This design comes from an exercise in tuning for small area on the open sky130 flow, not from production work.
Only simulation tests tie the RTL to the original design; equivalence was not proved.
Power and IR drop assume default switching activity.

### The clock tree on the layout

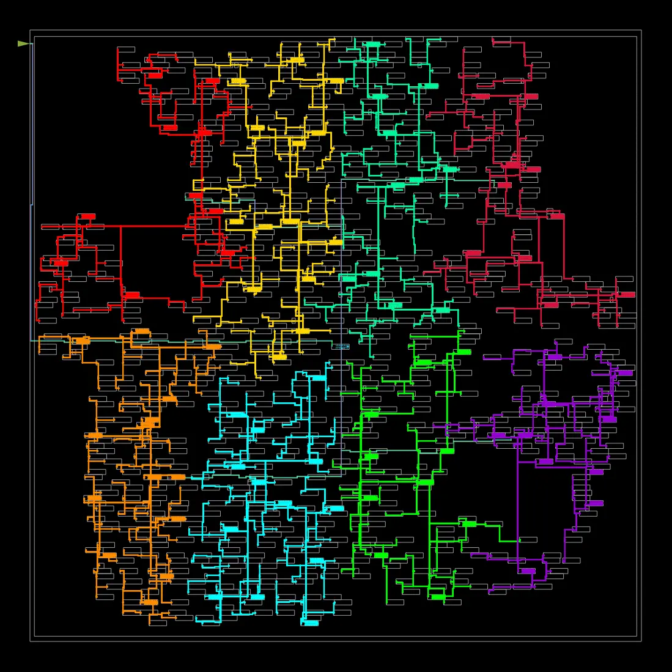
### Placed cells, one colour a class

Scale bar: 100 um.
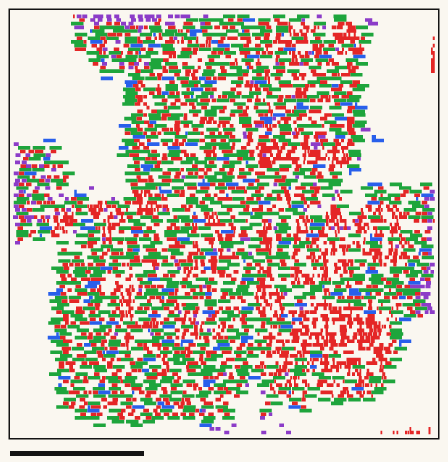
==> design.v <==
module spi_physical(
    input  logic        clk,
    input  logic        nrst,
    input  logic        ena,
    input  logic        msb_first,       
    input  logic        delay_byte,      
    input  logic [7:0]  n_delay_byte,    
    input  logic        cpol,            
    input  logic        cpha,            
    input  logic [23:0] clk_div,         
    output logic        new_byte,        
    output logic        system_idle,     
    input  logic [7:0]  data_in,         
    output logic [7:0]  data_out,        
    output logic        spi_clk,
    output logic        spi_mosi,
    input  logic        spi_miso,
    output logic        spi_cs_n
);
    logic [23:0] clk_div_cnt;
    logic [7:0]  data_in_ff;
    logic [7:0]  bits_send_cnt;
    logic read_miso;
    logic set_mosi;
    logic end_clk_cnt;
    logic rst_cnts;
    logic end_operating;
    typedef enum logic [1:0] { IDLE, OPERATING, WAITING, LOAD_BYTE } state_spi_t;
    state_spi_t state_spi;
    always_ff @(posedge clk or negedge nrst) begin
        if (!nrst) begin
            state_spi <= IDLE;
            data_in_ff <= 0;
            rst_cnts <= 0;
            data_out <= 0;
        end else begin
            case (state_spi)
                IDLE: begin
                    rst_cnts <= 1;
                    if (ena) begin
                        state_spi <= (delay_byte && (n_delay_byte != 0)) ? WAITING : LOAD_BYTE;
                    end
                end
                LOAD_BYTE: begin
                    rst_cnts <= 0;
                    if (ena) begin
                        state_spi <= OPERATING;
                        data_in_ff <= data_in;
                    end else begin
                        state_spi <= IDLE;
                    end
                end
                OPERATING: begin
                    if (set_mosi) data_in_ff <= msb_first ? 
                        {data_in_ff[6:0], 1'b0} : {1'b0, data_in_ff[7:1]};
                    if (read_miso) data_out <= msb_first ? 
                        {data_out[6:0], spi_miso} : {spi_miso, data_out[7:1]};
                    if (end_operating) begin
                        rst_cnts <= 1;
                        state_spi <= (delay_byte && (n_delay_byte != 0)) ? WAITING : LOAD_BYTE;
                    end
                end
                WAITING: begin
                    if (rst_cnts) begin
                        rst_cnts <= 0;
                    end else if (bits_send_cnt == n_delay_byte) begin
                        rst_cnts <= 1;
                        state_spi <= LOAD_BYTE;
                    end
                end
            endcase
        end
    end
    always_ff @(posedge clk or negedge nrst) begin
        if (!nrst) begin
            clk_div_cnt <= 0;
        end else if (rst_cnts) begin
            clk_div_cnt <= 0;
        end else begin
            if (end_clk_cnt) begin
                clk_div_cnt <= 0;
            end else begin
                clk_div_cnt <= clk_div_cnt + 1;
            end
        end
    end
    always_ff @(posedge clk or negedge nrst) begin
        if (!nrst) begin
            bits_send_cnt <= 0;
        end else if (rst_cnts) begin
            bits_send_cnt <= 0;
        end else begin
            if (end_clk_cnt) begin
                bits_send_cnt <= bits_send_cnt + 1;
            end
        end
    end
    assign read_miso = (cpha ? end_clk_cnt : clk_div_cnt == (clk_div >> 1)) 
                            && state_spi == OPERATING;
    assign set_mosi = (cpha ? clk_div_cnt == (clk_div >> 1) : clk_div_cnt == 0) 
                            && bits_send_cnt != 0 && state_spi == OPERATING;
    assign end_clk_cnt = (clk_div_cnt == clk_div);
    assign spi_clk = cpol ^ ((clk_div_cnt > (clk_div >> 1)) && (state_spi == OPERATING));
    assign end_operating = (state_spi == OPERATING) &&
                            (bits_send_cnt == 8) &&
                            (clk_div_cnt == ((clk_div >> 1) - 1));
    assign spi_mosi = (state_spi == OPERATING) ? (msb_first ? data_in_ff[7] : data_in_ff[0]) : 1'b0;
    assign spi_cs_n = (state_spi == IDLE) ? 1 : 0;
    assign system_idle = (state_spi == IDLE);
    assign new_byte = end_operating;
endmodule
module axi_s_to_fifos_spi #(
    parameter integer FIFO_DEPTH = 32,
    parameter integer C_DATA_WIDTH = 32
)(
    input  logic                     clk,
    input  logic                     nrst,
    input  logic [31:0]  awaddr,
    input  logic [3:0]               awprot,
    input  logic                     awvalid,
    output logic                     awready,
    input  logic [C_DATA_WIDTH-1:0]  wdata,
    input  logic [C_DATA_WIDTH/8-1:0] wstrb,
    input  logic                     wvalid,
    output logic                     wready,
    output logic [1:0]               bresp,
    output logic                     bvalid,
    input  logic                     bready,
    input  logic [31:0]  araddr,
    input  logic [3:0]               arprot,
    input  logic                     arvalid,
    output logic                     arready,
    output logic [C_DATA_WIDTH-1:0]  rdata,
    output logic [1:0]               rresp,
    output logic                     rvalid,
    input  logic                     rready,
    input logic [C_DATA_WIDTH-1:0]  fifo_wdata,
    output logic [C_DATA_WIDTH-1:0] fifo_rdata,
    input logic                     new_byte,
    input logic                     spi_busy,
    output logic                    spi_ena,
    output logic        msb_first,       
    output logic        delay_byte,      
    output logic [7:0]  n_delay_byte,    
    output logic        cpol,            
    output logic        cpha,            
    output logic [23:0] clk_div          
);
    localparam ADDR_STATUS      = 0;
    localparam ADDR_WRITE       = 1;
    localparam ADDR_READ        = 2;
    localparam ADDR_N_BYTE_W_R  = 3;
    localparam ADDR_DELAYS      = 4;
    localparam ADDR_CLK_DIV     = 5;
    localparam ADDR_CFG         = 6;
    localparam BYTES        = C_DATA_WIDTH/8;
    localparam ADDR_LSB     = $clog2(BYTES); 
    logic [C_DATA_WIDTH-1:0]    reg_write   [0:FIFO_DEPTH-1];
    logic [C_DATA_WIDTH-1:0]    reg_read    [0:FIFO_DEPTH-1];
    logic [31:0]                araddr_reg;
    logic [31:0]                awaddr_reg;
    logic [C_DATA_WIDTH-1:0]    wdata_reg;
    logic [15:0]     n_bytes_to_read;
    logic [15:0]     n_bytes_to_read_reg;
    logic            update_bytes;
    logic [15:0]     n_bytes_to_write;
    logic [15:0]     n_bytes_to_write_reg;
    logic full2;
    logic almost_full2;
    logic empty2;
    logic almost_empty2;
    logic full1;
    logic almost_full1;
    logic empty1;
    logic almost_empty1;
    logic wrote_axi;
    logic push_fifo1;
    logic pop_fifo1;
    logic push_fifo2;
    logic pop_fifo2;
    localparam int INDEX_W = $clog2(FIFO_DEPTH);
    logic [INDEX_W-1:0] write_index_axi, read_index_axi;
    logic [INDEX_W-1:0] write_index_fifo, read_index_fifo;
    logic [INDEX_W:0]   size_fifo1, size_fifo2;
    logic                     fifo_wena;
    logic                     fifo_rena;
    typedef enum logic {
        IDLE_READ,
        READ_DATA
    } state_read;
    state_read state_r;
    always_ff @(posedge clk or negedge nrst) begin
        if (!nrst) begin
            arready             <= 0;
            araddr_reg          <= 0;
            rdata               <= 0;
            rresp               <= 0;
            rvalid              <= 0;
            state_r             <= IDLE_READ;
            read_index_axi      <= 0;
        end else begin
            case (state_r)
                IDLE_READ: begin
                    arready     <= 1;
                    if (arvalid && arready) begin
                        araddr_reg  <= araddr;
                        state_r     <= READ_DATA;
                        arready <= 0;
                    end
                end
                READ_DATA: begin
                    rvalid  <= 1;
                    rresp   <= 0;
                    if (araddr_reg[31:ADDR_LSB] == ADDR_STATUS && !rvalid) begin
                        rdata   <= {27'b0,
                                    spi_busy, 
                                    full2,
                                    almost_full2,
                                    empty1,
                                    almost_empty1};
                    end else if (araddr_reg[31:ADDR_LSB] == ADDR_READ) begin
                        rdata   <= empty1 ? '0 : reg_read[read_index_axi];
                    end
                    if (rready && rvalid) begin
                        if (araddr_reg[31:ADDR_LSB] == ADDR_READ && !empty1) begin
                            read_index_axi <= read_index_axi + 1;
                            if (read_index_axi == FIFO_DEPTH - 1) begin
                                read_index_axi <= 0;
                            end
                        end
                        rvalid  <= 0;
                        state_r <= IDLE_READ;
                    end
                end
                default: begin
                    state_r <= IDLE_READ;
                end
            endcase
        end
    end
    always_ff @(posedge clk or negedge nrst) begin
        if (!nrst) begin
            for (int i = 0; i < FIFO_DEPTH; i++) reg_read[i] <= '0;
            write_index_fifo    <= 0;
        end else begin
            if (fifo_wena && !full1) begin
                reg_read[write_index_fifo] <= fifo_wdata;
                write_index_fifo <= write_index_fifo + 1;
                if (write_index_fifo == FIFO_DEPTH - 1) begin
                    write_index_fifo <= 0;
                end
            end
        end
    end
    always_comb begin
        push_fifo1 = (fifo_wena && !full1);
        pop_fifo1 = (araddr_reg[31:ADDR_LSB] == ADDR_READ && !empty1) && 
                (state_r == READ_DATA) && (rready && rvalid);
    end
    always_ff @(posedge clk or negedge nrst) begin
        if (!nrst) begin
            size_fifo1 <= FIFO_DEPTH;
        end else begin
            size_fifo1 <= size_fifo1 + pop_fifo1 - push_fifo1;
        end
    end
    typedef enum logic [1:0] {
        IDLE_WRITE,
        HAVE_AW,
        HAVE_W,
        RESP
    } state_write;
    state_write state_w;
    always_ff @(posedge clk or negedge nrst) begin
        if (!nrst) begin
            awready         <= 0;
            wready          <= 0;
            bvalid          <= 0;
            bresp           <= 0;
            awaddr_reg      <= 0;
            wdata_reg       <= 0;
            wrote_axi       <= 0;
            write_index_axi <= 0;
            n_bytes_to_write_reg <= 0;
            n_bytes_to_read_reg <= 0;
            update_bytes <= 0;
            delay_byte <= 0;
            n_delay_byte <= 0;
            clk_div <= 0;
            msb_first <= 0;
            cpol <= 0;
            cpha <= 0;
            state_w         <= IDLE_WRITE;
            for (int i = 0; i < FIFO_DEPTH; i++) reg_write[i] <= '0;
        end else begin
            case (state_w)
                IDLE_WRITE: begin
                    awready <= 1;
                    wready  <= 1;
                    wrote_axi   <= 0;
                    if ((wvalid && wready) && (awvalid && awready)) begin
                        wdata_reg   <= wdata;
                        awaddr_reg  <= awaddr;
                        wready      <= 0;
                        awready     <= 0;
                        state_w     <= RESP;
                    end else if (awvalid && awready) begin
                        awaddr_reg  <= awaddr;
                        awready     <= 0;
                        state_w     <= HAVE_AW;
                    end else if (wvalid && wready) begin
                        wdata_reg   <= wdata;
                        wready      <= 0;
                        state_w     <= HAVE_W;
                    end
                end
                HAVE_AW: begin
                    wready  <= 1;
                    if (wvalid && wready) begin
                        wdata_reg   <= wdata;
                        wready      <= 0;
                        state_w     <= RESP;
                    end
                end
                HAVE_W: begin
                    awready <= 1;
                    if (awvalid && awready) begin
                        awaddr_reg  <= awaddr;
                        awready     <= 0;
                        state_w     <= RESP;
                    end
                end
                RESP: begin
                    if (awaddr_reg[31:ADDR_LSB] == ADDR_WRITE && !wrote_axi && !full2) begin
                        reg_write[write_index_axi] <= wdata_reg;
                        write_index_axi <= write_index_axi + 1;
                        if (write_index_axi == FIFO_DEPTH - 1) begin
                            write_index_axi <= 0;
                        end
                        wrote_axi <= 1;
                    end else if (awaddr_reg[31:ADDR_LSB] == ADDR_N_BYTE_W_R) begin
                        n_bytes_to_read_reg <= wdata_reg[15:0];
                        n_bytes_to_write_reg <= wdata_reg[31:16];
                        update_bytes <= 1;
                    end else if (awaddr_reg[31:ADDR_LSB] == ADDR_DELAYS) begin
                        delay_byte <= wdata_reg[8];
                        n_delay_byte <= wdata_reg[7:0];
                    end else if (awaddr_reg[31:ADDR_LSB] == ADDR_CLK_DIV) begin
                        clk_div <= wdata_reg[23:0];
                    end else if (awaddr_reg[31:ADDR_LSB] == ADDR_CFG) begin
                        msb_first <= wdata_reg[0];
                        cpol <= wdata_reg[1];
                        cpha <= wdata_reg[2];
                    end
                    bvalid  <= 1;
                    bresp   <= 0;
                    if (bready && bvalid) begin
                        bvalid  <= 0;
                        update_bytes <= 0;
                        state_w <= IDLE_WRITE;
                    end
                end
                default: begin
                    state_w <= IDLE_WRITE;
                end
            endcase
        end
    end
    always_ff @(posedge clk or negedge nrst) begin
        if (!nrst) begin
            read_index_fifo <= 0;
        end else begin
            if (fifo_rena && !empty2) begin
                read_index_fifo <= read_index_fifo + 1;
                if (read_index_fifo == FIFO_DEPTH - 1) begin
                    read_index_fifo <= 0;
                end
            end
        end
    end
    always_comb begin
        pop_fifo2 = (fifo_rena && !empty2);
        push_fifo2 = (awaddr_reg[31:ADDR_LSB] == ADDR_WRITE && !wrote_axi && !full2) && (state_w == RESP);
    end
    always_ff @(posedge clk or negedge nrst) begin
        if (!nrst) begin
            size_fifo2 <= FIFO_DEPTH;
        end else begin
            size_fifo2 <= size_fifo2 + pop_fifo2 - push_fifo2;
        end
    end
    always_comb fifo_rdata = empty2 ? '0 : reg_write[read_index_fifo];
    always_comb begin
        empty2        = size_fifo2 == FIFO_DEPTH;
        almost_empty2 = size_fifo2 == (FIFO_DEPTH - 1);
        full2         = size_fifo2 == 0;
        almost_full2  = size_fifo2 == 1;
        empty1         = size_fifo1 == FIFO_DEPTH;
        almost_empty1  = size_fifo1 == (FIFO_DEPTH - 1);
        full1          = size_fifo1 == 0;
        almost_full1   = size_fifo1 == 1;
    end
    typedef enum logic [1:0] { IDLE_SPI, SENDING_SPI, RECEIVING_SPI } state_spi_t;
    state_spi_t state_spi;
    always_ff @(posedge clk or negedge nrst) begin
        if (!nrst) begin
            state_spi <= IDLE_SPI;
            spi_ena <= 0;
            n_bytes_to_read <= 0;
            n_bytes_to_write <= 0;
        end else begin
            case (state_spi)
                IDLE_SPI: begin
                    spi_ena <= 0;
                    if (update_bytes) begin
                        n_bytes_to_write <= n_bytes_to_write_reg;
                        n_bytes_to_read <= n_bytes_to_read_reg;
                    end
                    if (!spi_busy) begin
                        if (n_bytes_to_write) begin
                            spi_ena <= 1;
                            state_spi <= SENDING_SPI;
                        end else if (n_bytes_to_read) begin
                            spi_ena <= 1;
                            state_spi <= RECEIVING_SPI;
                        end
                    end
                end
                SENDING_SPI: begin
                    if (fifo_rena) begin
                        if (n_bytes_to_write) begin
                            n_bytes_to_write <= n_bytes_to_write - 1;
                        end
                    end
                    if (n_bytes_to_write == 0 || empty2) begin
                        if (n_bytes_to_read) begin
                            state_spi <= RECEIVING_SPI;
                        end else begin
                            state_spi <= IDLE_SPI;
                            spi_ena <= 0;
                        end
                    end
                end
                RECEIVING_SPI: begin
                    if (fifo_wena) begin
                        if (n_bytes_to_read) begin
                            n_bytes_to_read <= n_bytes_to_read - 1;
                        end
                    end
                    if (n_bytes_to_read == 0 || full1) begin
                        state_spi <= IDLE_SPI;
                        spi_ena <= 0;
                    end
                end
                default: begin
                    state_spi <= IDLE_SPI;
                end
            endcase
        end
    end
    assign fifo_wena = new_byte && (state_spi == RECEIVING_SPI);
    assign fifo_rena = new_byte && (state_spi == SENDING_SPI);
endmodule
module axi_spi #(
    parameter integer FIFO_DEPTH = 32
)(
    input  logic                     clk,
    input  logic                     nrst,
    input  logic [31:0]              awaddr,
    input  logic [3:0]               awprot,
    input  logic                     awvalid,
    output logic                     awready,
    input  logic [32-1:0]  wdata,
    input  logic [32/8-1:0] wstrb,
    input  logic                     wvalid,
    output logic                     wready,
    output logic [1:0]               bresp,
    output logic                     bvalid,
    input  logic                     bready,
    input  logic [31:0]  araddr,
    input  logic [3:0]               arprot,
    input  logic                     arvalid,
    output logic                     arready,
    output logic [32-1:0]  rdata,
    output logic [1:0]               rresp,
    output logic                     rvalid,
    input  logic                     rready,
    output logic        spi_clk,
    output logic        spi_mosi,
    input  logic        spi_miso,
    output logic        spi_cs_n
);
    logic [32-1:0] fifo_wdata;
    logic [32-1:0] fifo_rdata;
    logic new_byte;
    logic spi_ena;
    logic system_idle;
    logic msb_first;
    logic delay_byte;
    logic [7:0] n_delay_byte;
    logic cpol;
    logic cpha;
    logic [23:0] clk_div;
    assign fifo_wdata[31:8] = '0;
    axi_s_to_fifos_spi #(
        .FIFO_DEPTH(FIFO_DEPTH),
        .C_DATA_WIDTH(32)
    ) axi_s_to_fifos_spi_i (
        .clk(clk),
        .nrst(nrst),
        .awaddr(awaddr),
        .awprot(awprot),
        .awvalid(awvalid),
        .awready(awready),
        .wdata(wdata),
        .wstrb(wstrb),
        .wvalid(wvalid),
        .wready(wready),
        .bresp(bresp),
        .bvalid(bvalid),
        .bready(bready),
        .araddr(araddr),
        .arprot(arprot),
        .arvalid(arvalid),
        .arready(arready),
        .rdata(rdata),
        .rresp(rresp),
        .rvalid(rvalid),
        .rready(rready),
        .fifo_wdata(fifo_wdata),
        .fifo_rdata(fifo_rdata),
        .new_byte(new_byte),
        .spi_busy(!system_idle),
        .spi_ena(spi_ena),
        .msb_first(msb_first),
        .delay_byte(delay_byte),
        .n_delay_byte(n_delay_byte),
        .cpol(cpol),
        .cpha(cpha),
        .clk_div(clk_div)
    );
    spi_physical spi_physical_i(
        .clk(clk),
        .nrst(nrst),
        .ena(spi_ena),
        .msb_first(msb_first),
        .delay_byte(delay_byte),
        .n_delay_byte(n_delay_byte),
        .cpol(cpol),
        .cpha(cpha),
        .clk_div(clk_div),
        .new_byte(new_byte),
        .system_idle(system_idle),
        .data_in(fifo_rdata[7:0]),
        .data_out(fifo_wdata[7:0]),
        .spi_clk(spi_clk),
        .spi_mosi(spi_mosi),
        .spi_miso(spi_miso),
        .spi_cs_n(spi_cs_n)
    );
endmodule
==> run.sh <==
#!/bin/bash
# synth_recipe.tcl (not shown) runs the flow's synth.tcl, then flattens the netlist and writes it again
# the make line also repeats each setting of config.mk as NAME=value (left out here)
make -C /OpenROAD-flow-scripts/flow DESIGN_CONFIG=/design/flow/config.mk WORK_HOME=/design/flow/orfs CLKGATE_MAP_FILE= SYNTH_SCRIPT=/design/flow/synth_recipe.tcl finish
==> config.mk <==
export PLATFORM = sky130hd
export DESIGN_NAME = axi_spi
export DESIGN_NICKNAME = axi_spi
export VERILOG_FILES = /design/flow/design.v
export SDC_FILE = /design/flow/constraint.sdc
export NUM_CORES = 4
export LEC_CHECK = 0
export CAP_MARGIN = 20
export CORE_MARGIN = 2
export CORE_UTILIZATION = 40
export SLEW_MARGIN = 20
==> constraint.sdc <==
create_clock -name core_clock -period 10.0 [get_ports {clk}]
set_input_delay 2.0000 -clock core_clock [delete_from_list [all_inputs] [get_ports {clk}]]
set_output_delay 2.0000 -clock core_clock [all_outputs]
set_load 0.01 [all_outputs]
==> results.py <==
metrics = {
    "layout": {
        "num-nonclk-buffers": 189,
        "diodes": 0,
        "multi_input_comb_cells": 2189,
        "drive_above_1_share_pct": 28.20,
        "nNonClkInverters": 89,
        "dominant_cells": "flip-flops and latches",
        "nets": 3575,
        "final_common_cell": "dfrtp_1",
        "final_util_pct": 46.11,
        "multi_input_area_share_pct": 40.32,
        "reg.largest.list": "axi_s_to_fifos_spi_i.reg_read x256, axi_s_to_fifos_spi_i.reg_write x256",
        "num-fill-cells": 8907,
        "multi_input_area_mm2": 0.01827,
        "final_cell_mix": "806 x dfrtp_1, 644 x mux2_2, 152 x nand2_1, 124 x nor2_1, 114 x clkdlybuf4s50_1",
        "area_delta_synth_final_pct": 14.23,
        "fin_area_mm2": 0.04532,
        "seqCellArea_mm2": 0.02022,
    },
    "yosys": {
        "ys_warn_count": 4,
        "yosys.cell_count.top_type": "dfrtp_1",
        "synthCells": 3300,
        "synth_top_area_share_pct": 50.84,
        "synth.distinct_cells": 85,
        "synth_fa_ha_area_share_pct": 2.845,
        "synth_compound_area_share_pct": 9.452,
        "yosys.area.top_type": "dfrtp_1",
        "synthesis.area_mm2": 0.03967,
        "synth_area_leaders": "dfrtp_1 51%, mux2_2 18%, ha_1 2.7%, a22oi_1 2.0%, clkbuf_1 1.7%",
        "ys_ff_latch": 808,
    },
    "pwr": {
        "seqPwrFrac_pct": 43.5,
        "powerComb_mw": 1.45,
        "powerClk_mw": 3.44,
        "pg_seq_mw": 3.76,
        "combPwrFrac_pct": 16.7,
        "p_total_mw": 8.646,
        "power.density_mw_per_mm2": 190.8,
        "power.internal_mw": 6.087,
        "ir_drop_uv": 224.9,
        "leakage_nw": 20.92,
        "p_sw_share_pct": 29.60,
    },
    "cts": {
        "hold_buffers": 0,
        "clk_path_buf_depth": 3,
        "cts_tree": "built",
        "post_cts_buffers": 0,
    },
    "timing": {
        "rsz0062_at_grt": "no",
        "slew_viol_final": 0,
        "max_freq_mhz": 167.7,
        "worst_pin_slew_ns": 1.095,
        "hold_ws_ns": 0.4658,
        "slew_headroom_pct": 26.61,
    },
    "min_path": {
        "hold_end": "axi_s_to_fifos_spi_i.rvalid$_DFFE_PN0P_",
        "hold_depth": 1,
    },
    "critical_path": {
        "crit_chain": "inv_1 -> ha_1 -> a21o_1 -> a21o_1 -> a21oi_1 -> nor2b_1 -> o211ai_1 -> o311ai_0 -> o311ai_0 -> xnor2_1 -> clkdlybuf4s50_1",
        "slowest_delay_ns": 0.58,
        "reg2regPathDepth": 16,
        "cp-start-kind": "register",
        "critPathCaptureType": "primary output",
        "reg2reg_slack_ns": 4.46,
        "arrival_ns": 3.96,
        "worst_path_dominant_cell_family": "compound AO/OA/AOI/OAI gates",
        "r2r_end": "axi_s_to_fifos_spi_i.size_fifo2[4]$_DFF_PN0_",
        "required_ns": 8.00,
    },
    "global_route": {
        "use_met2_pct": 33.45,
        "busiest_layer": "met2",
        "grt_pass1_wl_um": 173700,
        "met3_usage_pct": 3.594,
        "grt_max_degree": 157,
    },
    "die": {
        "num_io_pins": 160,
        "tap_cells": 1287,
        "dieHeight_um": 318.9,
        "die_x_um": 318.9,
        "core_area_mm2": 0.09828,
        "die-area_mm2": 0.1017,
    },
    "run": {
        "drv_cap": 0,
    },
    "detailed_routing": {
        "wl_met1_um": 52490,
        "drt_iter0_markers": 2386,
        "totalWireLength_um": 112500,
        "via_per_inst": 5.806,
        "drt-pass1-iter-count": 6,
        "antenna_left": 0,
        "drc": 0,
    },
    "placement": {
        "dpl.hpwl_um": 75280,
        "dp.cells": 4562,
        "gp_congestion": 0.8590,
        "place_ws_ns": 4.579,
    },
    "outcome": {
        "status": "no timing/DRC/antenna violations",
    },
}
-- 'The clock tree on the layout' (at the start) --
Root Buffer: clkbuf_16
H-Tree Level Count: 3
Seq cells: 808
cts bufs inserted: 93
CTS sink cnt: 808

-- 'Placed cells, one colour a class' (at the start) --
| class | colour | cells |
|---|---|---|
| registers | green | 808 |
| remaining logic cells | red | 2278 |
| clock drivers and dummy loads | blue | 172 |
| remaining buffers and delay cells | purple | 189 |

static timing again, ports no longer ideal:
In the flow no input, the clock included, has a driving cell. The finished layout below was timed again as built, in two steps.
Step 1 sets driving cells, clkbuf_16 on the clock port and buf_2 on the other inputs (assumed; they add their load-dependent delay and slew).
Step 2, shift: input delay + t, output delay - t, t = (earliest + latest rising clock arrival at the registers) / 2. This alone moves slack from input paths to output paths.
Three values: no drivers, after step 1, after step 2; two values: the first two.
shift t [ns]: 0.725
slack for setup (ns): 4.037 / 3.970 / 4.456
worst setup path after step 2: register to register
After both steps this run still meets setup and hold. For this run, drivers alone change the setup slack by -0.067 ns; drivers and shift together by +0.419 ns.
